What follows belongs to an exercise in optimizing a design on an open flow for small area, a short achievable clock period and few clock cycles; a production flow would make more cautious choices.
The RTL was checked by simulation tests, not by an equivalence proof against the original design.
Power and IR drop assume default switching activity.

## flow/run.sh

```bash
#!/bin/bash
# synth_recipe.tcl (not shown) runs the flow's synth.tcl, then flattens the netlist and writes it again
# the make line also repeats each setting of config.mk as NAME=value (left out here)
make -C /OpenROAD-flow-scripts/flow DESIGN_CONFIG=/design/flow/config.mk WORK_HOME=/design/flow/orfs CLKGATE_MAP_FILE= SYNTH_SCRIPT=/design/flow/synth_recipe.tcl finish
```

## flow/config.mk

```make
export PLATFORM = sky130hd
export DESIGN_NAME = top
export DESIGN_NICKNAME = top
export VERILOG_FILES = /design/flow/design.v
export SDC_FILE = /design/flow/constraint.sdc
export NUM_CORES = 4
export LEC_CHECK = 0
export CAP_MARGIN = 20
export CORE_MARGIN = 2
export CORE_UTILIZATION = 40
export SLEW_MARGIN = 20
```

## flow/constraint.sdc

```tcl
create_clock -name core_clock -period 18.0 [get_ports {HCLK}]
set_input_delay 3.6000 -clock core_clock [delete_from_list [all_inputs] [get_ports {HCLK}]]
set_output_delay 3.6000 -clock core_clock [all_outputs]
set_load 0.01 [all_outputs]
```

## flow/design.v

```verilog
package types;
    typedef enum logic [2:0] {
        R_TYPE = 3'b000,
        I_TYPE = 3'b001,
        S_TYPE = 3'b010,
        B_TYPE = 3'b011,
        U_TYPE = 3'b100,
        J_TYPE = 3'b101
    } inst_format_t;
    typedef enum logic [6:0] {
        OP_LUI       = 7'b0110111,
        OP_AUIPC     = 7'b0010111,
        OP_JAL       = 7'b1101111,
        OP_JALR      = 7'b1100111,
        OP_BRANCH    = 7'b1100011,
        OP_LOAD      = 7'b0000011,
        OP_STORE     = 7'b0100011,
        OP_OP_IMM    = 7'b0010011,
        OP_OP        = 7'b0110011,
        OP_MISC_MEM  = 7'b0001111,
        OP_SYSTEM    = 7'b1110011
    } opcode_t;
    typedef enum logic [2:0] {
        CMP_EQ   = 3'b000,
        CMP_NE   = 3'b001,
        CMP_LT   = 3'b100,
        CMP_GE   = 3'b101,
        CMP_LTU  = 3'b110,
        CMP_GEU  = 3'b111
    } cmp_op_t;
    typedef enum logic [3:0] {
        ALU_ADD  = 4'b0000,
        ALU_SUB  = 4'b1000,
        ALU_SLL  = 4'b0001,
        ALU_SLT  = 4'b0010,
        ALU_SLTU = 4'b0011,
        ALU_XOR  = 4'b0100,
        ALU_SRL  = 4'b0101,
        ALU_SRA  = 4'b1101,
        ALU_OR   = 4'b0110,
        ALU_AND  = 4'b0111
    } alu_op_t;
endpackage
module alu(
  input [31:0] operand_a, operand_b,		 
  input [3:0] alu_op,				         
  output reg [31:0] result			         
);
  always@(*)
  begin
    result = 32'b0;
    case(alu_op)
      types::ALU_ADD: result = operand_a + operand_b;
      types::ALU_SUB: result = operand_a - operand_b;
      types::ALU_SLL: result = operand_a << operand_b[4:0];  
      types::ALU_XOR: result = operand_a ^ operand_b;
      types::ALU_SRL: result = operand_a >> operand_b[4:0];  
      types::ALU_SRA: result = $signed(operand_a) >>> operand_b[4:0];  
      types::ALU_OR: result = operand_a | operand_b;
      types::ALU_AND: result = operand_a & operand_b;
      types::ALU_SLT: result = {31'b0, $signed(operand_a) < $signed(operand_b)};
      types::ALU_SLTU: result = {31'b0, operand_a < operand_b};
      default: 	result = 32'b0;
    endcase
  end
endmodule
module compare (
    input  logic [31:0] operand_a,
    input  logic [31:0] operand_b,
    input  types::cmp_op_t     cmp_op,
    output logic        result
);
    logic eq, lt_signed, lt_unsigned;
    assign eq = (operand_a == operand_b);
    assign lt_signed = ($signed(operand_a) < $signed(operand_b));
    assign lt_unsigned = (operand_a < operand_b);
    always_comb begin
        case (cmp_op)
            types::CMP_EQ:  result = eq;
            types::CMP_NE:  result = ~eq;
            types::CMP_LT:  result = lt_signed;
            types::CMP_GE:  result = ~lt_signed;
            types::CMP_LTU: result = lt_unsigned;
            types::CMP_GEU: result = ~lt_unsigned;
            default:  result = 1'b0;
        endcase
    end
endmodule
module conv33 #(
    parameter PIXEL_WIDTH = 8,           
    parameter ACCW        = 16           
)(
    input  logic             clk,   
    input  logic             rst_n,
    input  logic             shift_en,  
    input  logic signed [PIXEL_WIDTH-1:0] pix_top,  
    input  logic signed [PIXEL_WIDTH-1:0] pix_mid,
    input  logic signed [PIXEL_WIDTH-1:0] pix_bot,
    input  logic [1:0]             mode,    
    output logic [PIXEL_WIDTH-1:0] pixel_out
);
    logic signed [PIXEL_WIDTH-1:0] t0, t1;  
    logic signed [PIXEL_WIDTH-1:0] m0, m1;  
    logic signed [PIXEL_WIDTH-1:0] b0, b1;  
    function automatic logic signed[ACCW-1:0] sx;
       input signed [PIXEL_WIDTH-1:0] v;
       begin
       sx = $signed({{(ACCW-PIXEL_WIDTH){v[PIXEL_WIDTH-1]}}, v});
       end
    endfunction
    logic signed [ACCW-1:0] pass_through;
    logic signed [ACCW-1:0] conv_sharpen;
    logic signed [ACCW -1:0] gauss_sum;
    logic signed [ACCW-1:0] conv_gaussian;
    logic signed [ACCW-1:0] conv_edge;
    assign pass_through =
        sx(m1);
    assign conv_sharpen =
        (5 * sx(m1)) - ( sx(t1) + sx(m0) + sx(pix_mid) + sx(b1) );
    assign gauss_sum =
        sx(t0) + (2*sx(t1)) + sx(pix_top)
      + (2*sx(m0)) + (4*sx(m1)) + (2*sx(pix_mid))
      + sx(b0) + (2*sx(b1)) + sx(pix_bot);
     assign conv_gaussian = gauss_sum >>> 4;  
    assign conv_edge =
        8 * sx(m1)
      - ( sx(t0) + sx(t1) + sx(pix_top)
        + sx(m0)          + sx(pix_mid)
        + sx(b0) + sx(b1) + sx(pix_bot) );
       function automatic logic[PIXEL_WIDTH-1:0] saturate_8bit;
        input signed [ACCW-1:0] val;
        begin
            if (val < 0)
                saturate_8bit = 0;
            else if (val > 255)
                saturate_8bit = 8'd255;
            else
                saturate_8bit = val[7:0];
        end
    endfunction
    logic signed [ACCW-1:0] selected_kernel;
    always_comb begin
      unique case (mode)
         2'd0: selected_kernel = pass_through;
         2'd1: selected_kernel = conv_sharpen;
         2'd2: selected_kernel = conv_gaussian;
         2'd3: selected_kernel = conv_edge;
      endcase
    end
    assign pixel_out = saturate_8bit(selected_kernel);
    always_ff @(posedge clk) begin
      if (!rst_n) begin
         t0<=0;  t1<=0; m0<=0;  m1<=0; b0<=0; b1<=0;
      end else if (shift_en) begin
         t0 <= t1;    t1 <= pix_top;
         m0 <= m1;    m1 <= pix_mid;
         b0 <= b1;    b1 <= pix_bot;
      end
    end
endmodule
module dsp #(
  parameter int PIXEL_WIDTH = 8,
  parameter int ACCW        = 16,
  parameter int R_IDX = 0,
  parameter int G_IDX = 1,
  parameter int B_IDX = 2,
  parameter int A_IDX = 3
)(
  input wire       clk,        
  input wire       rst_n,
  input wire       shift_en,   
  input wire [1:0] mode,       
  input wire [31:0] top_pix,    
  input wire [31:0] mid_pix,    
  input wire [31:0] bot_pix,    
  output wire [31:0] pixel_out   
);
  function automatic [7:0] byte_at (input logic [31:0] w, input int idx);
    byte_at = w[idx*8 +: 8];
  endfunction
  wire [7:0] A_passthru = byte_at(mid_pix, A_IDX);
  wire [PIXEL_WIDTH-1:0] R_out;
  conv33 #(.PIXEL_WIDTH(PIXEL_WIDTH), .ACCW(ACCW)) u_conv_R (
    .clk(clk), .rst_n(rst_n), .shift_en(shift_en),
    .pix_top( byte_at(top_pix, R_IDX) ),    
    .pix_mid( byte_at(mid_pix, R_IDX) ),
    .pix_bot( byte_at(bot_pix, R_IDX) ),
    .mode(mode),
    .pixel_out(R_out)
  );
  wire [PIXEL_WIDTH-1:0] G_out;
  conv33 #(.PIXEL_WIDTH(PIXEL_WIDTH), .ACCW(ACCW)) u_conv_G (
    .clk(clk), .rst_n(rst_n), .shift_en(shift_en),
    .pix_top( byte_at(top_pix, G_IDX) ),
    .pix_mid( byte_at(mid_pix, G_IDX) ),
    .pix_bot( byte_at(bot_pix, G_IDX) ),
    .mode(mode),
    .pixel_out(G_out)
  );
  wire [PIXEL_WIDTH-1:0] B_out;
  conv33 #(.PIXEL_WIDTH(PIXEL_WIDTH), .ACCW(ACCW)) u_conv_B (
    .clk(clk), .rst_n(rst_n), .shift_en(shift_en),
    .pix_top( byte_at(top_pix, B_IDX) ),
    .pix_mid( byte_at(mid_pix, B_IDX) ),
    .pix_bot( byte_at(bot_pix, B_IDX) ),
    .mode(mode),
    .pixel_out(B_out)
  );
  assign pixel_out[7:0]   = R_out;
  assign pixel_out[15:8]  = G_out;
  assign pixel_out[23:16] = B_out;
  assign pixel_out[31:24] = A_passthru;
endmodule
module dependency_checker #(
    parameter REG_ADDR_WIDTH = 5
) (
    input  logic [REG_ADDR_WIDTH-1:0] rs1_addr,
    input  logic [REG_ADDR_WIDTH-1:0] rs2_addr,
    input  logic [REG_ADDR_WIDTH-1:0] rd1_addr,   
    input  logic [REG_ADDR_WIDTH-1:0] rd2_addr,   
    output logic [1:0] src1,   
    output logic [1:0] src2    
);
    always_comb begin
        src1 = 2'd0;
        src2 = 2'd0;
        if (rs1_addr != 0 && rs1_addr == rd1_addr)
            src1 = 2'd1;  
        else if (rs1_addr != 0 && rs1_addr == rd2_addr)
            src1 = 2'd2;  
        if (rs2_addr != 0 && rs2_addr == rd1_addr)
            src2 = 2'd1;  
        else if (rs2_addr != 0 && rs2_addr == rd2_addr)
            src2 = 2'd2;  
    end
endmodule
module immediate_builder (
    input  types::inst_format_t inst_fmt,
    input  logic [31:0]  instruction,
    output logic [31:0]  immediate
);
    always_comb begin
        case (inst_fmt)
            types::I_TYPE: begin
                immediate = {{20{instruction[31]}}, instruction[31:20]};
            end
            types::S_TYPE: begin
                immediate = {{20{instruction[31]}}, instruction[31:25], instruction[11:7]};
            end
            types::B_TYPE: begin
                immediate = {{19{instruction[31]}}, instruction[31], instruction[7], instruction[30:25], instruction[11:8], 1'b0};
            end
            types::U_TYPE: begin
                immediate = {instruction[31:12], 12'b0};
            end
            types::J_TYPE: begin
                immediate = {{11{instruction[31]}}, instruction[31], instruction[19:12], instruction[20], instruction[30:21], 1'b0};
            end
            default: begin
                immediate = 32'b0;
            end
        endcase
    end
endmodule
module instruction_decoder (
    input  logic [31:0]  instruction,
    output types::inst_format_t instruction_format,  
    output logic [4:0]   rs1_addr,
    output logic [4:0]   rs2_addr,
    output logic [4:0]   rd_addr,
    output logic         branch,
    output logic         jump,
    output logic         compare,
    output logic         cmp_imm,
    output types::cmp_op_t      cmp_op,
    output logic         alu_imm,
    output logic         alu_pc,
    output types::alu_op_t      alu_op,
    output logic         mem_read,
    output logic         mem_write,
    output logic [1:0]   mem_size,
    output logic         mem_unsigned
);
    types::opcode_t    opcode;
    logic [2:0] funct3;
    logic [6:0] funct7;
    assign opcode = types::opcode_t'(instruction[6:0]);
    assign rd_addr = (opcode == types::OP_STORE || opcode == types::OP_BRANCH ? 5'd0 : instruction[11:7]);
    assign funct3 = instruction[14:12];
    assign rs1_addr = (opcode == types::OP_LUI ? 5'd0 : instruction[19:15]);
    assign rs2_addr = instruction[24:20];
    assign funct7 = instruction[31:25];
    always_comb begin
        case (opcode)
            types::OP_OP:     instruction_format = types::R_TYPE;
            types::OP_STORE:  instruction_format = types::S_TYPE;
            types::OP_BRANCH: instruction_format = types::B_TYPE;
            types::OP_LUI,
            types::OP_AUIPC:  instruction_format = types::U_TYPE;
            types::OP_JAL:    instruction_format = types::J_TYPE;
            default:   instruction_format = types::I_TYPE;
        endcase
    end
    always_comb begin
        case (alu_op)
            types::ALU_SLT: begin
                compare = 1;
                cmp_op = types::CMP_LT;
            end
            types::ALU_SLTU: begin
                compare = 1;
                cmp_op = types::CMP_LTU;
            end
            default: begin
                compare = 0;
                cmp_op = types::cmp_op_t'(funct3);
            end
        endcase
    end
    always_comb begin
        {branch, jump, cmp_imm, alu_imm, alu_pc} = 0;
        alu_op = types::ALU_ADD;
        case (opcode)
            types::OP_OP: begin
                alu_op = types::alu_op_t'({funct7[5], funct3});
            end
            types::OP_OP_IMM: begin
                alu_op = types::alu_op_t'({funct7[5], funct3});
                if (alu_op != types::ALU_SRA) alu_op[3] = 1'b0;
                cmp_imm = 1;
                alu_imm = 1;
            end
            types::OP_LOAD, types::OP_STORE: alu_imm = 1;
            types::OP_BRANCH: begin
                branch = 1;
                alu_imm = 1;
                alu_pc = 1;
            end
            types::OP_LUI: alu_imm = 1;
            types::OP_AUIPC: begin
                alu_imm = 1;
                alu_pc = 1;
            end
            types::OP_JAL: begin
                jump = 1;
                alu_imm = 1;
                alu_pc = 1;
            end
            types::OP_JALR: begin
                jump = 1;
                alu_imm = 1;
            end
        endcase
    end
    assign mem_read     = (opcode == types::OP_LOAD);
    assign mem_write    = (opcode == types::OP_STORE);
    assign mem_size     = funct3[1:0];
    assign mem_unsigned = funct3[2];
endmodule
module mux_3to1 #(
    parameter WIDTH = 32
) (
    input  logic       [1:0] sel,
    input  logic [WIDTH-1:0] in0,
    input  logic [WIDTH-1:0] in1,
    input  logic [WIDTH-1:0] in2,
    output logic [WIDTH-1:0] out
);
    always_comb begin
        unique case (sel)
            2'd0: out = in0;
            2'd1: out = in1;
            2'd2: out = in2;
            2'd3: out = 'x;
            default: out = 'x;
        endcase
    end
endmodule
module pc_reg (
    input  wire        clk,
    input  wire        rst_n,   
    input  wire        pc_en,
    input  wire [31:0] pc_start,
    input  wire        pc_load,
    input  wire [31:0] pc_in,
    output reg  [31:0] pc_out,
    output wire [31:0] pc_plus_4,
    output reg  [31:0] pc_next
);
    always @(posedge clk) begin
        if (!rst_n)
            pc_out <= pc_start;
        else if (pc_load)
            pc_out <= pc_in;
        else if (pc_en)
            pc_out <= pc_plus_4;
    end
    assign pc_plus_4 = pc_out + 32'd4;
    always @(*) begin
        if (pc_load)
            pc_next = pc_in;
        else
            pc_next = pc_out;
    end
endmodule
module register_file (
    input  wire        clk,
    input  wire        rst_n,
    input  wire [4:0]  rs1_addr,
    input  wire [4:0]  rs2_addr,
    input  wire [4:0]  rd_addr,
    input  wire [31:0] rd_data,
    output reg  [31:0] rs1_data,
    output reg  [31:0] rs2_data,
    output reg  [31:0] r16,
    output reg  [31:0] r17,
    output reg  [31:0] r18
);
    reg [31:0] regfile [0:18];
    integer i;
    always @(posedge clk) begin
        if (!rst_n) begin
            for (i = 0; i < 19; i = i + 1)
                regfile[i] <= 32'd0;
        end else begin
            if (rd_addr != 5'd0)
                regfile[rd_addr] <= rd_data;
        end
    end
    assign rs1_data = regfile[rs1_addr[3:0]];
    assign rs2_data = regfile[rs2_addr[3:0]];
    assign r16 = regfile[5'd16];
    assign r17 = regfile[5'd17];
    assign r18 = regfile[5'd18];
endmodule
module instruction_cache_controller #(
    parameter CACHE_SIZE = 256,
    parameter BLOCK_SIZE = 64,
    parameter PREFETCH   = 8
)(
    input  logic        HCLK,
    input  logic        HRESETn,
    output logic [31:0] HADDR,
    output logic  [1:0] HTRANS,
    output logic  [2:0] HBURST,
    output logic  [2:0] HSIZE,
    input  logic [31:0] HRDATA,
    input  logic        HREADY,
    input  logic        HRESP,
    input  logic        pc_load_id,
    input  logic        pc_load_ex,
    input  logic [31:0] cpu_addr,
    output logic [31:0] cpu_data,
    output logic        cpu_ready,
    input  logic        cache_enable,
    output logic        cache_hit
);
    localparam NUM_BLOCKS = CACHE_SIZE / BLOCK_SIZE;
    localparam BLOCK_OFFSET_BITS = $clog2(BLOCK_SIZE);
    localparam INDEX_BITS = $clog2(NUM_BLOCKS);
    localparam TAG_BITS = 32 - INDEX_BITS - BLOCK_OFFSET_BITS;
    localparam [1:0] HTRANS_IDLE   = 2'b00;
    localparam [1:0] HTRANS_BUSY   = 2'b01;
    localparam [1:0] HTRANS_NONSEQ = 2'b10;
    localparam [1:0] HTRANS_SEQ    = 2'b11;
    logic [TAG_BITS-1:0]           tag_array   [NUM_BLOCKS-1:0];
    logic [BLOCK_SIZE/4-1:0][31:0] data_array  [NUM_BLOCKS-1:0];
    logic [BLOCK_SIZE/4-1:0]       valid_array [NUM_BLOCKS-1:0];
    logic [31:0] fetch_addr;
    logic            [TAG_BITS-1:0] req_tag;
    logic          [INDEX_BITS-1:0] req_index;
    logic [BLOCK_OFFSET_BITS-1-2:0] req_word;
    assign {req_tag, req_index, req_word} = cpu_addr[31:2];
    logic            [TAG_BITS-1:0] fetch_tag;
    logic          [INDEX_BITS-1:0] fetch_index;
    logic [BLOCK_OFFSET_BITS-1-2:0] fetch_word;
    assign {fetch_tag, fetch_index, fetch_word} = fetch_addr[31:2];
    logic tag_match;
    logic cache_valid;
    assign tag_match = (tag_array[req_index] == req_tag);
    assign cache_valid = valid_array[req_index][req_word];
    assign cache_hit = cache_enable && cache_valid && tag_match;
    logic dphase;
    always_comb begin
        if (cache_hit) begin
            cpu_data = data_array[req_index][req_word];
            cpu_ready = 1'b1;
        end
        else begin
            cpu_data = HRDATA;
            cpu_ready = dphase && (fetch_addr == cpu_addr) && HREADY;
        end
    end
    assign HSIZE = 3'b010;  
    assign HBURST = 3'b011;  
    logic [31:0] haddr4;
    assign haddr4 = HADDR + 4;
    logic [31:0] burst_base;
    logic covered;
    assign covered = (dphase && fetch_addr == cpu_addr)
                  || (HTRANS != HTRANS_IDLE && cpu_addr - burst_base <= HADDR - burst_base
                      && HADDR - cpu_addr < 4*PREFETCH);
    logic [31:0] next_addr;
    assign next_addr = HTRANS[1] ? haddr4 : HADDR;
    always_ff @(posedge HCLK) begin
        if (!HRESETn) begin
            fetch_addr <= '0;
            burst_base <= '0;
            dphase <= 1'b0;
            HADDR  <= '0;
            HTRANS <= HTRANS_IDLE;
        end
        else if (HREADY) begin
            dphase <= HTRANS[1];
            if (HTRANS[1])
                fetch_addr <= HADDR;
            if (!cache_hit && !covered) begin
                HADDR  <= cpu_addr;
                burst_base <= cpu_addr;
                HTRANS <= HTRANS_NONSEQ;
            end
            else begin
                HADDR <= next_addr;
                if (HTRANS == HTRANS_IDLE)
                    HTRANS <= HTRANS_IDLE;
                else if (next_addr - cpu_addr < 4*PREFETCH)
                    HTRANS <= HTRANS_SEQ;
                else
                    HTRANS <= HTRANS_BUSY;
            end
        end
    end
    logic fetch_tag_match;
    logic [BLOCK_SIZE/4-1:0] valid_line;
    assign fetch_tag_match = (tag_array[fetch_index] == fetch_tag);
    always_comb begin
        valid_line = valid_array[fetch_index];
        if (!fetch_tag_match)
            valid_line = '0;
        valid_line[fetch_word] = 1'b1;
    end
    always_ff @(posedge HCLK) begin
        if (!HRESETn) begin
            for (int i = 0; i < NUM_BLOCKS; i++) begin
                valid_array[i] <= '0;
                tag_array[i] <= '0;
            end
        end
        else if (HREADY && dphase) begin
            if (!fetch_tag_match) begin
                tag_array[fetch_index] <= fetch_tag;
            end
            valid_array[fetch_index] <= valid_line;
            data_array[fetch_index][fetch_word] <= HRDATA;
        end
    end
endmodule
module RV32E (
    input logic clk,
    input logic rst_n,
    input logic [31:0] boot_addr,
    output logic        pc_load_id,
    output logic        pc_load_ex,
    output logic [31:0] inst_addr,
    input  logic [31:0] instruction,
    input  logic inst_ready,
    output logic sram_cen, sram_wen,
    output logic [ 3:0] sram_ben,
    output logic [31:0] sram_addr,
    output logic [31:0] sram_din,
    input  logic [31:0] sram_dout
);
    localparam logic [31:0] NOP = 32'h00000013;  
    logic [31:0] pc_if, pc_id, pc_ex;
    logic [31:0] pc_plus_4_if, pc_plus_4_id, pc_plus_4_ex, pc_plus_4_mem;
    logic [31:0] instruction_if, instruction_id;
    types::inst_format_t inst_fmt;
    logic [31:0] rs1_data_id, rs2_data_id;
    logic [31:0] rs1_data_cmp, rs2_data_cmp;
    logic [31:0] rs1_data_ex, rs2_data_ex;
    logic [31:0] rs1_data, rs2_data;
    logic [31:0] rd_data_mem, rd_data_wb;
    logic [31:0] immediate_id, immediate_ex;
    logic [31:0] alu_result_ex, alu_result_mem;
    logic  [1:0] mem_offset;
    logic [31:0] mem_data;
    logic [4:0] rs1_addr, rs2_addr_id, rs2_addr_ex;
    logic [4:0] rd_addr_id, rd_addr_ex, rd_addr_mem;
    logic mem_read_id, mem_read_ex, mem_read_mem;
    logic mem_write_id, mem_write_ex;
    logic branch_id, branch_ex, branch_mem;
    logic jump_id, jump_ex, jump_mem;
    logic mem_unsigned_id, mem_unsigned_ex, mem_unsigned_mem;
    logic [1:0] mem_size_id, mem_size_ex, mem_size_mem;
    types::alu_op_t alu_op_id, alu_op_ex;
    logic [1:0] src1_id, src2_id;
    logic [1:0] src1_ex, src2_ex;
    logic alu_imm_id, alu_imm_ex;
    logic alu_pc_id, alu_pc_ex;
    logic dsp_shift_en;
    logic [31:0] r16, r17, r18, dsp_out;
    logic cmp_id, cmp_ex, cmp_mem;
    logic cmp_imm;
    types::cmp_op_t cmp_op;
    logic cmp_result_id, cmp_result_ex, cmp_result_mem;
    logic branch_taken;
    logic [31:0] pc_next;
    always_ff @(posedge clk) begin
        if (!rst_n) begin
            pc_id          <= 32'b0;
            pc_plus_4_id   <= 32'b0;
            pc_ex          <= 32'b0;
            pc_plus_4_ex   <= 32'b0;
            pc_load_ex     <= 1'b0;
            rs1_data_ex    <= 32'b0;
            rs2_data_ex    <= 32'b0;
            immediate_ex   <= 32'b0;
            rs2_addr_ex    <= 5'b0;
            rd_addr_ex     <= 5'b0;
            mem_read_ex    <= 1'b0;
            mem_write_ex   <= 1'b0;
            mem_size_ex    <= 2'b0;
            mem_unsigned_ex<= 1'b0;
            alu_op_ex      <= types::alu_op_t'(4'b0);
            src1_ex   <= 2'b0;
            src2_ex   <= 2'b0;
            alu_imm_ex     <= 1'b0;
            alu_pc_ex      <= 1'b0;
            branch_ex      <= 1'b0;
            jump_ex        <= 1'b0;
            cmp_ex         <= 1'b0;
            cmp_result_ex  <= 1'b0;
            pc_plus_4_mem   <= 32'b0;
            alu_result_mem  <= 32'b0;
            rd_addr_mem     <= 5'b0;
            mem_read_mem    <= 1'b0;
            mem_size_mem    <= 2'b0;
            mem_unsigned_mem<= 1'b0;
            branch_mem      <= 1'b0;
            jump_mem        <= 1'b0;
            cmp_mem         <= 1'b0;
            cmp_result_mem  <= 1'b0;
            rd_data_wb      <= 32'b0;
        end else begin
            pc_id          <= pc_if;
            pc_plus_4_id   <= pc_plus_4_if;
            pc_ex          <= pc_id;
            pc_plus_4_ex   <= pc_plus_4_id;
            pc_load_ex     <= pc_load_id;
            rs1_data_ex    <= rs1_data_id;
            rs2_data_ex    <= rs2_data_id;
            immediate_ex   <= immediate_id;
            rs2_addr_ex    <= rs2_addr_id;
            rd_addr_ex     <= rd_addr_id;
            mem_read_ex    <= mem_read_id;
            mem_write_ex   <= mem_write_id;
            mem_size_ex    <= mem_size_id;
            mem_unsigned_ex<= mem_unsigned_id;
            alu_op_ex      <= alu_op_id;
            src1_ex   <= src1_id;
            src2_ex   <= src2_id;
            alu_imm_ex     <= alu_imm_id;
            alu_pc_ex      <= alu_pc_id;
            branch_ex      <= branch_id;
            jump_ex        <= jump_id;
            cmp_ex         <= cmp_id;
            cmp_result_ex  <= cmp_result_id;
            pc_plus_4_mem   <= pc_plus_4_ex;
            alu_result_mem  <= alu_result_ex;
            rd_addr_mem     <= rd_addr_ex;
            mem_read_mem    <= mem_read_ex;
            mem_size_mem    <= mem_size_ex;
            mem_unsigned_mem<= mem_unsigned_ex;
            branch_mem      <= branch_ex;
            jump_mem        <= jump_ex;
            cmp_mem         <= cmp_ex;
            cmp_result_mem  <= cmp_result_ex;
            rd_data_wb      <= rd_data_mem;
        end
    end
    assign branch_taken = cmp_result_id;
    assign pc_load_id = jump_id || (branch_id && branch_taken);
    always @(posedge clk) begin
        if (!inst_ready || pc_load_id || pc_load_ex || !rst_n)
            instruction_id <= NOP;
        else instruction_id <= instruction_if;
    end
    pc_reg pc (
        .clk(clk),
        .rst_n(rst_n),
        .pc_en(inst_ready && !pc_load_id),
        .pc_start(boot_addr),
        .pc_load(pc_load_ex),
        .pc_in(alu_result_ex),
        .pc_out(pc_if),
        .pc_plus_4(pc_plus_4_if),
        .pc_next(pc_next)
    );
    assign inst_addr = pc_next;
    assign instruction_if = instruction;
    register_file regfile (
        .clk(clk),
        .rst_n(rst_n),
        .rs1_addr(rs1_addr),
        .rs2_addr(rs2_addr_id),
        .rd_addr(rd_addr_mem),
        .rd_data(rd_data_mem),
        .rs1_data(rs1_data_id),
        .rs2_data(rs2_data_id),
        .r16(r16),
        .r17(r17),
        .r18(r18)
    );
    assign dsp_shift_en = (rd_addr_mem == 5'd16);
    instruction_decoder decoder (
        .instruction(instruction_id),
        .instruction_format(inst_fmt),
        .rs1_addr(rs1_addr),
        .rs2_addr(rs2_addr_id),
        .rd_addr(rd_addr_id),
        .branch(branch_id),
        .jump(jump_id),
        .compare(cmp_id),
        .cmp_imm(cmp_imm),
        .cmp_op(cmp_op),
        .alu_imm(alu_imm_id),
        .alu_pc(alu_pc_id),
        .alu_op(alu_op_id),
        .mem_read(mem_read_id),
        .mem_write(mem_write_id),
        .mem_size(mem_size_id),
        .mem_unsigned(mem_unsigned_id)
    );
    immediate_builder IMMU (
        .inst_fmt(inst_fmt),
        .instruction(instruction_id),
        .immediate(immediate_id)
    );
    dependency_checker dpc (
        .rs1_addr(rs1_addr),
        .rs2_addr(rs2_addr_id),
        .rd1_addr(rd_addr_ex),
        .rd2_addr(rd_addr_mem),
        .src1(src1_id),
        .src2(src2_id)
    );
    mux_3to1 #(.WIDTH(32)) rs1_cmp_mux (
        .sel(src1_id),
        .in0(rs1_data_id),
        .in1(alu_result_ex),
        .in2(rd_data_mem),
        .out(rs1_data_cmp)
    );
    mux_3to1 #(.WIDTH(32)) rs2_cmp_mux (
        .sel(src2_id),
        .in0(rs2_data_id),
        .in1(alu_result_ex),
        .in2(rd_data_mem),
        .out(rs2_data_cmp)
    );
    compare CMPU (
        .operand_a(rs1_data_cmp),
        .operand_b(cmp_imm ? immediate_id : rs2_data_cmp),
        .cmp_op(cmp_op),
        .result(cmp_result_id)
    );
    mux_3to1 #(.WIDTH(32)) rs1_data_mux (
        .sel(src1_ex),
        .in0(rs1_data_ex),
        .in1(rd_data_mem),
        .in2(rd_data_wb),
        .out(rs1_data)
    );
    mux_3to1 #(.WIDTH(32)) rs2_data_mux (
        .sel(src2_ex),
        .in0(rs2_data_ex),
        .in1(rd_data_mem),
        .in2(rd_data_wb),
        .out(rs2_data)
    );
    alu ALU (
        .operand_a(alu_pc_ex ? pc_ex : rs1_data),
        .operand_b(alu_imm_ex ? immediate_ex : rs2_data),
        .alu_op(alu_op_ex),
        .result(alu_result_ex)
    );
    dsp dsp (
        .clk(clk),
        .rst_n(rst_n),
        .shift_en(dsp_shift_en),
        .mode(2'b0),
        .top_pix(r16),
        .mid_pix(r17),
        .bot_pix(rd_addr_mem == 5'd18 ? rd_data_mem : r18),
        .pixel_out(dsp_out)
    );
    assign sram_cen  = !rst_n;
    assign sram_addr = alu_result_ex;
    assign sram_din  = (rs2_addr_ex == 5'd19 ? dsp_out : rs2_data) << (8 * sram_addr[1:0]);
    assign sram_wen  = !mem_write_ex;
    always_comb begin
        unique case (mem_size_ex)
            2'b00: begin  
                sram_ben = 4'b1111;
                sram_ben[sram_addr[1:0]] = 1'b0;   
            end
            2'b01: begin  
                case (sram_addr[1])
                    1'b0: sram_ben = 4'b1100;  
                    1'b1: sram_ben = 4'b0011;  
                endcase
            end
            2'b10: sram_ben = 4'b0000;  
            default: sram_ben = 4'b1111;
        endcase
    end
    always_ff @(posedge clk) begin
        mem_offset <= sram_addr[1:0];
    end
    always_comb begin
        mem_data = sram_dout >> (8 * mem_offset);
        case (mem_size_mem)
            2'b00:  
                mem_data[31:8] = mem_unsigned_mem ? 24'b0 : {24{mem_data[7]}};
            2'b01:  
                mem_data[31:16] = mem_unsigned_mem ? 16'b0 : {16{mem_data[15]}};
            default:;
        endcase
    end
    always_comb begin
        if (cmp_mem) rd_data_mem = cmp_result_mem;
        else if (jump_mem) rd_data_mem = pc_plus_4_mem;
        else if (mem_read_mem) rd_data_mem = mem_data;
        else rd_data_mem = alu_result_mem;
    end
endmodule
`timescale 1ns/1ps
module top (
    input  logic        HCLK,
    input  logic        HRESETn,
    input  logic [31:0] boot_addr,
    input  logic [31:0] HRDATA,
    input  logic        HREADY,
    input  logic        HRESP,
    output logic [31:0] HADDR,
    output logic  [1:0] HTRANS,
    output logic        HWRITE,
    output logic  [2:0] HSIZE,
    output logic  [2:0] HBURST,
    output logic [31:0] HWDATA,
    output logic        HMASTLOCK,
    output logic  [3:0] HPROT,
    output logic        sram_cen,
    output logic        sram_wen,
    output logic [3:0]  sram_ben,
    output logic [31:0] sram_addr,
    output logic [31:0] sram_din,
    input  logic [31:0] sram_dout
);
    logic        pc_load_id;
    logic        pc_load_ex;
    logic [31:0] imem_addr;
    logic [31:0] imem_rdata;
    logic        imem_ready;
    logic        cache_hit;
    RV32E core (
        .clk         (HCLK),
        .rst_n       (HRESETn),
        .boot_addr   (boot_addr),
        .pc_load_id  (pc_load_id),
        .pc_load_ex  (pc_load_ex),
        .inst_addr   (imem_addr),
        .instruction (imem_rdata),
        .inst_ready  (imem_ready),
        .sram_cen    (sram_cen),
        .sram_wen    (sram_wen),
        .sram_ben    (sram_ben),
        .sram_addr   (sram_addr),
        .sram_din    (sram_din),
        .sram_dout   (sram_dout)
    );
instruction_cache_controller i_icache (
    .HCLK     (HCLK),
    .HRESETn  (HRESETn),
	 .HADDR    (HADDR),
	 .HTRANS   (HTRANS),
	 .HBURST   (HBURST),
	 .HSIZE    (HSIZE),
	 .HRDATA   (HRDATA),
	 .HREADY   (HREADY),
    .HRESP    (HRESP),
    .pc_load_id (pc_load_id),
    .pc_load_ex (pc_load_ex),
    .cpu_addr   (imem_addr),
    .cpu_data   (imem_rdata),
    .cpu_ready  (imem_ready),
    .cache_enable (1'b1),      
    .cache_hit    (cache_hit)
);
    assign HWRITE    = 1'b0;         
    assign HWDATA    = 32'b0;        
    assign HMASTLOCK = 1'b0;         
    assign HPROT     = 4'b1011;
endmodule
```

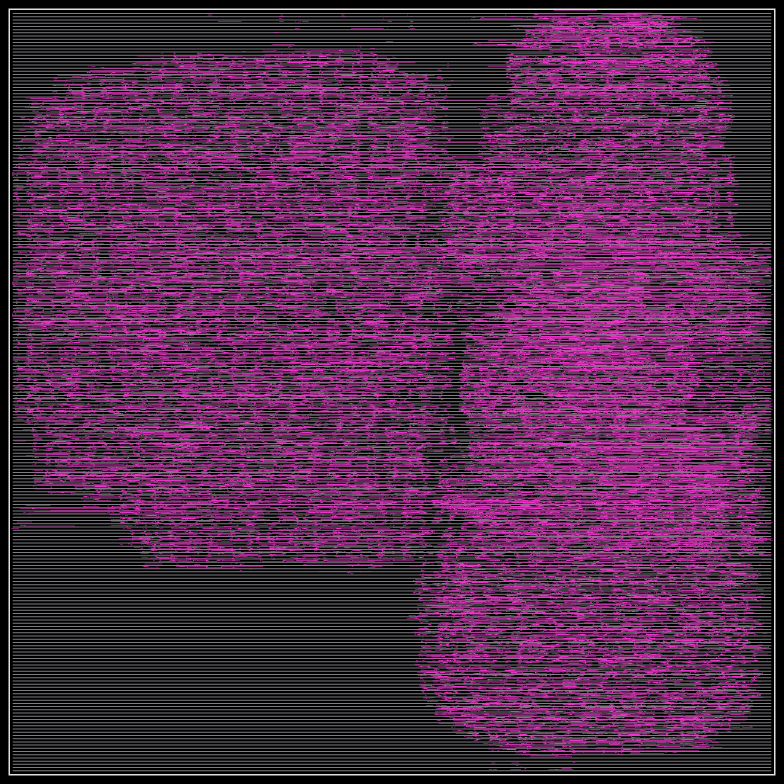
(met1 routing)
Supply wires on this layer in gray.
share of all routed wire: 39%
wire length on this layer: 245 mm
nets with wire on the layer: 15,088
main direction: horizontal
Routed Wire Length: 631.3 mm
via count: 131,500
grt met1 use: 0.3880

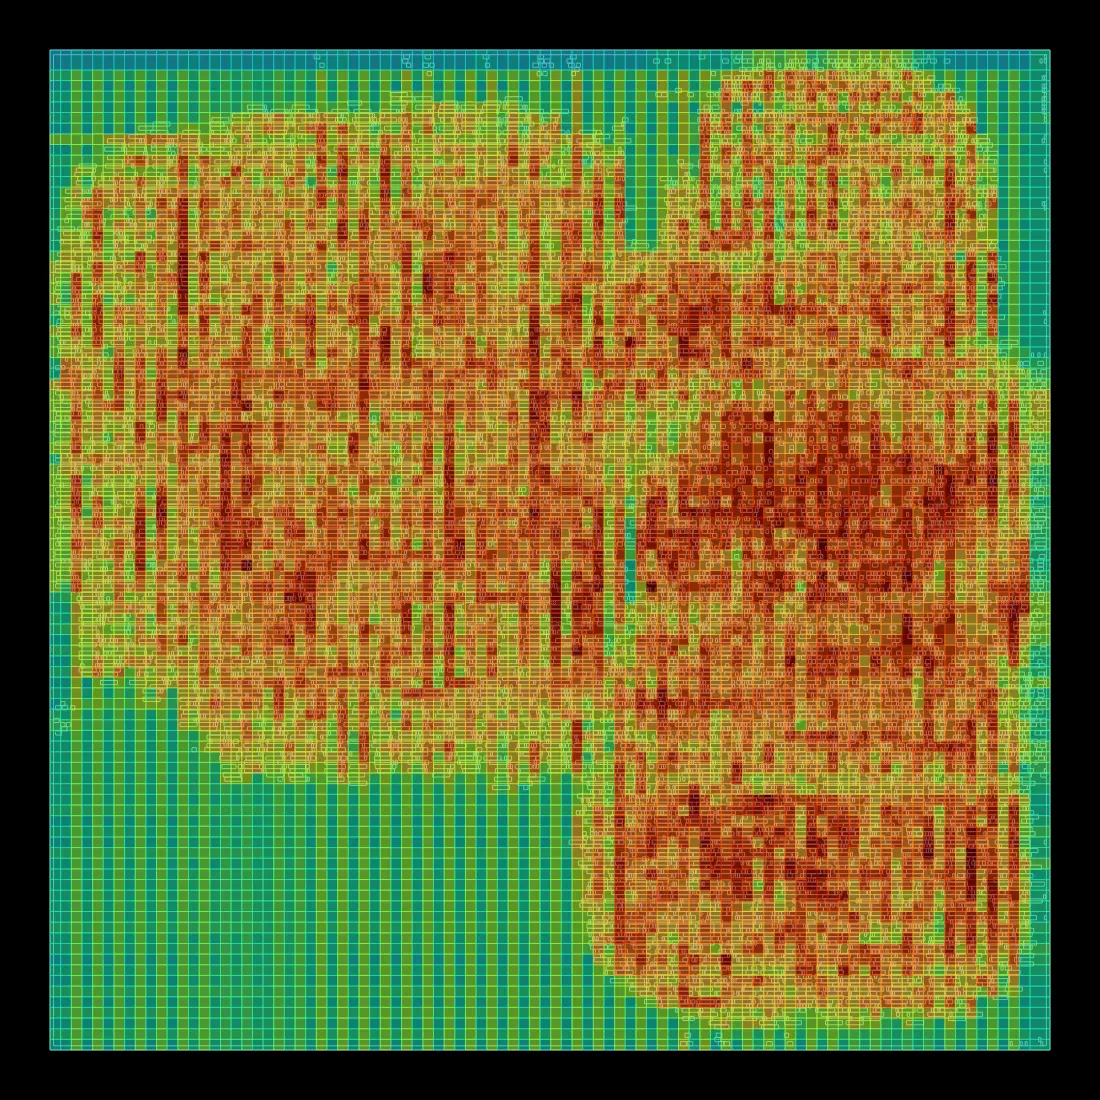
(routing congestion)
GRT Util Overall: 0.2911
Final Core Density: 0.4509
global route hottest layer: met2
GRT met2 Usage: 0.4408

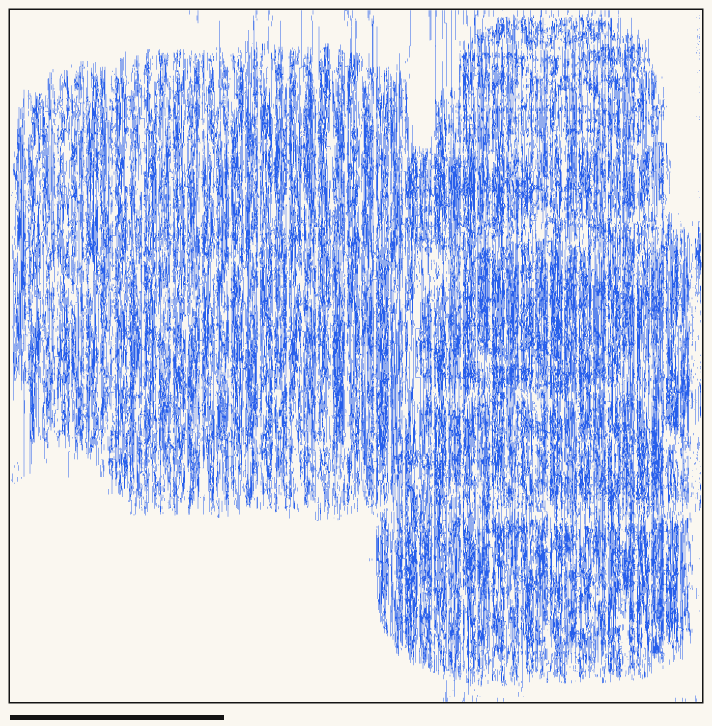
(met2 routing)
Scale bar: 200 microns.
share of all routed wire: 44%
nets with wire on the layer: 12,653
main direction: vertical
longest straight run: 197 microns

==> summary.txt <==
Run status
  – Status: timing/DRC/antenna clean

STA
  – Peak Freq: 58.22 MHz
  – Max-slew violations: 0
  – Skew final: 0.07606 ns
  – Period utilization: 0.9543

Routing
  – Via density: 6.133
  – Drt first pass iters: 7
  – Number of routed nets with antenna violations: 0

Pwr
  – P_sw: 4.748 mW
  – Pwr Total: 18.00 mW
  – Pint: 13.25 mW
  – Pwr top: registers
  – Sequential power: 8.43 mW
  – PwrDens: 96.71 nW/um^2

Finish
  – Share of layout cells above drive strength 1: 0.1051
  – #MultiIn Comb: 10,920
  – Reg area: 93,970 sq um
  – Seq area share: 0.5048
  – Area grow syn2layout: 12.31%

CTS
  – Root Driver: clkbuf_16
  – Htree depth: 5
  – CTS tree: built
  – Cts repair resizes: 0
  – Postcts setup bufs: 0

Yosys
  – Distinct cells, synth: 119
  – Seq cells post-synth: 3,300
  – Cell area after synthesis: 165,700 sq um
  – Main synth FF type: edfxtp_1
  – Simple-gate share of the synthesized area: 0.1828
  – Synth Area in Adders: 0.02275
  – Cell count after synthesis: 15,790
  – Yosys Warn Count: 17

Die
  – Die W: 647.7 microns
  – Die H: 647.7 microns
  – I/O Pins: 248
  – Die area: 419,500 sq um
  – Row count: 236
  – Well Taps: 5,474

Critical path
  – Worst path required time: 18.79 ns
  – Slowest-stage cell, CP: clkdlybuf4s50_1
  – Setup crit start kind: primary input
  – Kind of critical path: in2reg
  – CP Data Arrival Time: 17.97 ns
  – Most used cell, CP: a31oi_1

Global routing
  – Global route overflow: 0
  – Largest net degree at the start of global routing: 150
  – First-pass GRT wire length: 889.2 mm

Place
  – PortBufs: 202
  – Gp weighted congestion: 1.014
  – Placement Setup Slack: 0.08210 ns
  – Placed standard-cell area: 174,500 sq um
  – DP HPWL: 402.2 mm

Min path
  – Worst Hold Path EP: core.pc_ex[3]$_SDFF_PN0_
Testbench counts, summed over its fixed seeds: cycles 72,261.
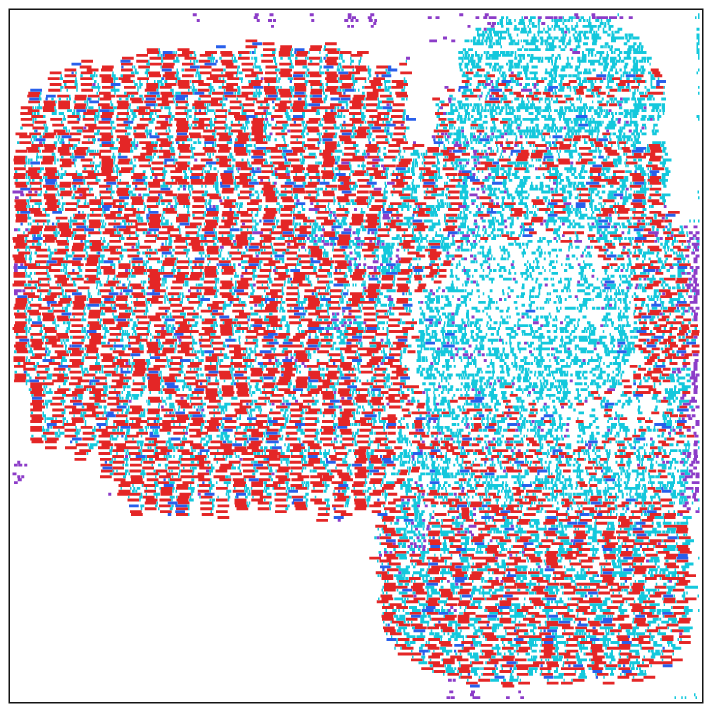
(cells colored by class)
legend:
  sequential cells:
    color: red
    cells: 3,300
    share_of_their_area: 52%
  clock drivers and dummy loads:
    color: blue
    cells: 650
    share_of_their_area: 6.4%
  remaining logic cells:
    color: cyan
    cells: 11,269
    share_of_their_area: 38%
  remaining buffers and delay cells:
    color: purple
    cells: 710
    share_of_their_area: 3.4%

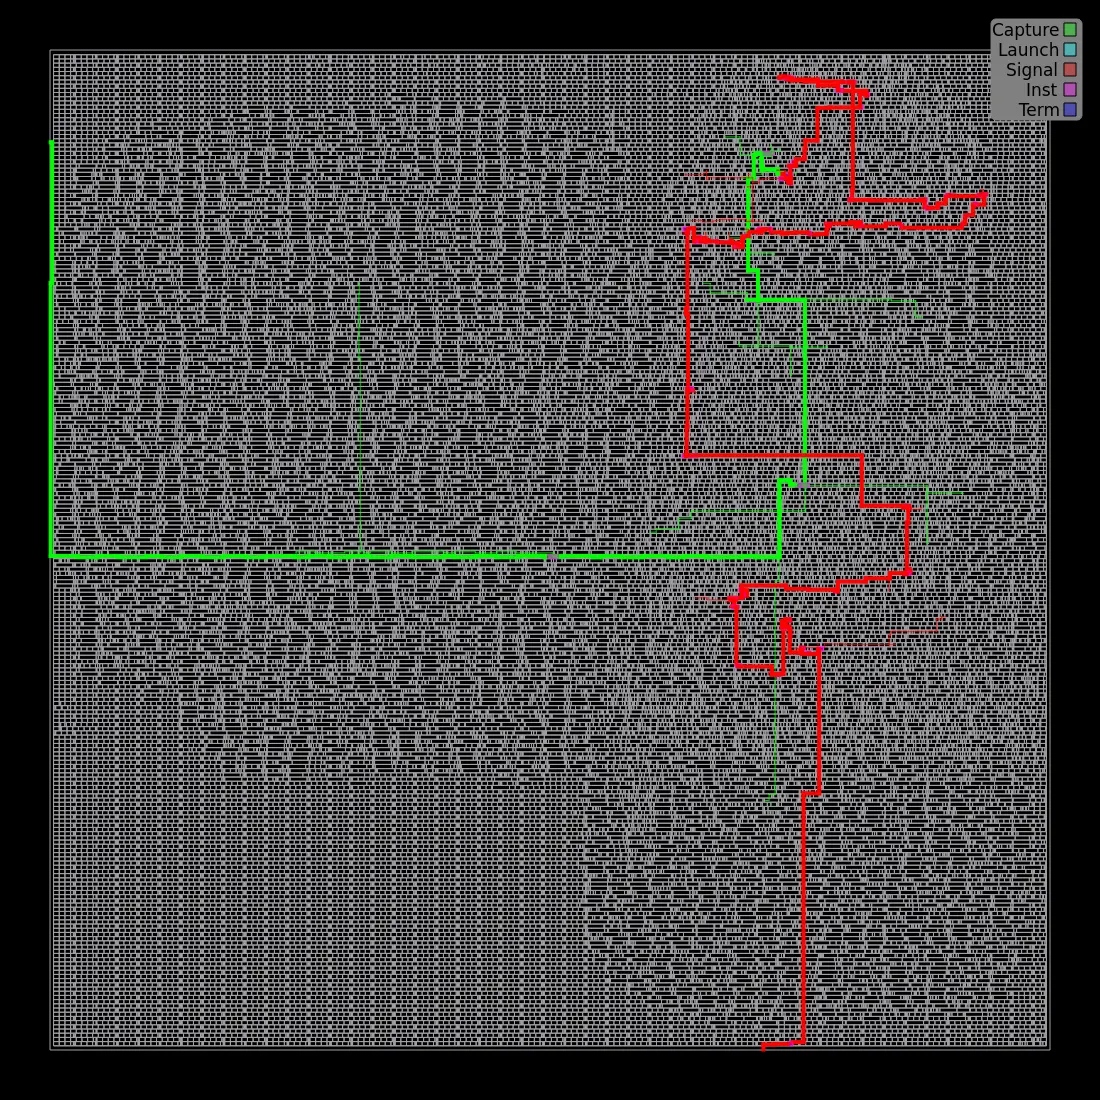
(worst path highlighted)
setup_tns: 0 ns
setup ws final: 0.8231 ns

## placed cells by master (no fill, tap or decap), drive strengths merged, types with 32 or more instances in the layout
cell / netlist / routed
a211oi: 101 / 101
a21o: 74 / 74
a21oi: 677 / 677
a221oi: 101 / 101
a22oi: 78 / 78
a311oi: 457 / 457
a31oi: 173 / 173
and2: 292 / 292
and3: 526 / 526
buf: 252 / 509
clkbuf: 1040 / 457
clkdlybuf4s50: 0 / 201
clkinv: 6 / 153
conb: 2 / 76
dfxtp: 516 / 516
diode: 0 / 32
edfxtp: 2784 / 2784
ha: 295 / 295
inv: 343 / 355
mux2: 184 / 184
mux2i: 271 / 271
mux4: 212 / 212
nand2: 3049 / 3049
nand2b: 95 / 95
nand3: 750 / 750
nand4: 58 / 58
nor2: 1560 / 1560
nor2b: 109 / 109
nor3: 175 / 175
nor4: 48 / 48
o211ai: 108 / 108
o21a: 41 / 41
o21ai: 490 / 490
o311ai: 57 / 57
o31ai: 69 / 69
or3: 45 / 45
xnor2: 155 / 155
xor2: 86 / 86
## synthesized netlist by cell type (57+ instances only)
cell / number / share of area
a221oi_1: 99 / 0.0052
mux4_2: 212 / 0.029
nand2_1: 3049 / 0.069
a211oi_1: 100 / 0.0045
a31oi_1: 171 / 0.0065
dfxtp_1: 516 / 0.062
xnor2_1: 155 / 0.0082
ha_1: 295 / 0.022
o21ai_0: 474 / 0.014
and2_1: 290 / 0.011
edfxtp_1: 2784 / 0.50
buf_1: 126 / 0.0029
nor2_1: 1558 / 0.035
nand4_1: 57 / 0.0022
clkbuf_1: 1040 / 0.024
and3_1: 526 / 0.020
o211ai_1: 108 / 0.0049
nand2b_1: 95 / 0.0036
a22oi_1: 77 / 0.0035
nor3_1: 174 / 0.0053
mux2i_1: 269 / 0.016
xor2_1: 86 / 0.0045
nor2b_1: 109 / 0.0041
nand3_1: 750 / 0.023
a21oi_1: 674 / 0.020
buf_4: 74 / 0.0034
mux2_2: 181 / 0.012
a21o_1: 73 / 0.0033
a311oi_1: 457 / 0.024
inv_1: 330 / 0.0075
## worst max-delay path by stage
stage	from	to	slack [ns]	cells past startpoint
floorplan	sram_dout[18]	i_icache.burst_base[24]$_SDFFE_PN0P_	2.43	61
global placement	sram_dout[16]	i_icache.burst_base[9]$_SDFFE_PN0P_	0.01	59
detailed placement	sram_dout[7]	i_icache.burst_base[11]$_SDFFE_PN0P_	0.08	62
CTS	sram_dout[7]	i_icache.burst_base[11]$_SDFFE_PN0P_	0.87	62
global route	sram_dout[7]	i_icache.burst_base[11]$_SDFFE_PN0P_	0.08	62
finish	sram_dout[7]	i_icache.burst_base[11]$_SDFFE_PN0P_	0.82	61
## worst max-delay path, delay by kind of cell
kind | cells | cell delay [ns]
compound gates | 30 | 7.12
xor+xnor | 1 | 0.17
fa+ha+maj | 3 | 0.72
buf+inv | 8 | 1.87
mux | 2 | 0.44
simple gates | 17 | 4.04
## cell families after synthesis
kind of cell               count (synthesis)
and+or+nand+nor                         6832
xor gates and xnor gates                 241
AOI/OAI and AO/OA                       2805
buffers and inverters                   1641
DFF                                     3300
adders and majority gates                299
other                                      2
muxes                                    667
## per-layer routing
metal / global-route usage / up-vias / wire [microns]
met5: 0.0009251 / - / 158
met4: 0.1686 / 18 / 41270
met3: 0.05829 / 1498 / 67450
met2: 0.4408 / 7803 / 277600
met1: 0.3880 / 64910 / 244800
li1: - / 57240 / -
## sequential cells by signal, summed over array words and instances, names as in the netlist, 8 cells and up, named ones only
name	flops
core.regfile.regfile	544
i_icache.data_array	2048
i_icache.tag_array	96
core.dsp.u_conv_B.m1	8
core.pc_id	32
core.pc.pc_out	32
core.dsp.u_conv_R.m1	8
core.alu_result_mem	32
core.rs1_data_ex	32
i_icache.valid_array	64
i_icache.burst_base	32
core.pc_plus_4_ex	30
core.pc_plus_4_mem	32
core.instruction_id	32
core.dsp.u_conv_G.m1	8
core.pc_plus_4_id	30
core.immediate_ex	32
core.rs2_data_ex	32
i_icache.fetch_addr	32
i_icache.HADDR	32
core.pc_ex	32
core.rd_data_wb	32
## metrics by stage
stage               std cells  hold slack (ns)
floorplan               15860           0.4119
global placement        20750           0.4142
detailed placement      20750           0.4169
CTS                     21400           0.3933
global route            21420           0.4213
finish                  21440           0.3995

static timing again, ports no longer ideal:
The flow's constraints put no driver on any port. The routed layout listed below was extracted and timed again, unchanged, in two steps. Step 1 assumes that a clkbuf_16 drives the clock port and a buf_2 every other input. Step 2 moves the port delays by t, midway between the first and last clock arrival at a register: inputs arrive t later, outputs are due t later. That takes back most of the time a late clock gives input paths. Slacks: ideal / step 1 / step 2; pairs: ideal / step 1.
t, ns: 1.047
slack for setup (ns): 0.823 / 0.903 / -0.144
hold slack, ns: 0.399 / 0.399 / 0.399
Met with ideal ports but missed after step 2: setup timing in this run. The setup slack of this run moves by +0.080 ns with the drivers and by -0.967 ns with both steps.
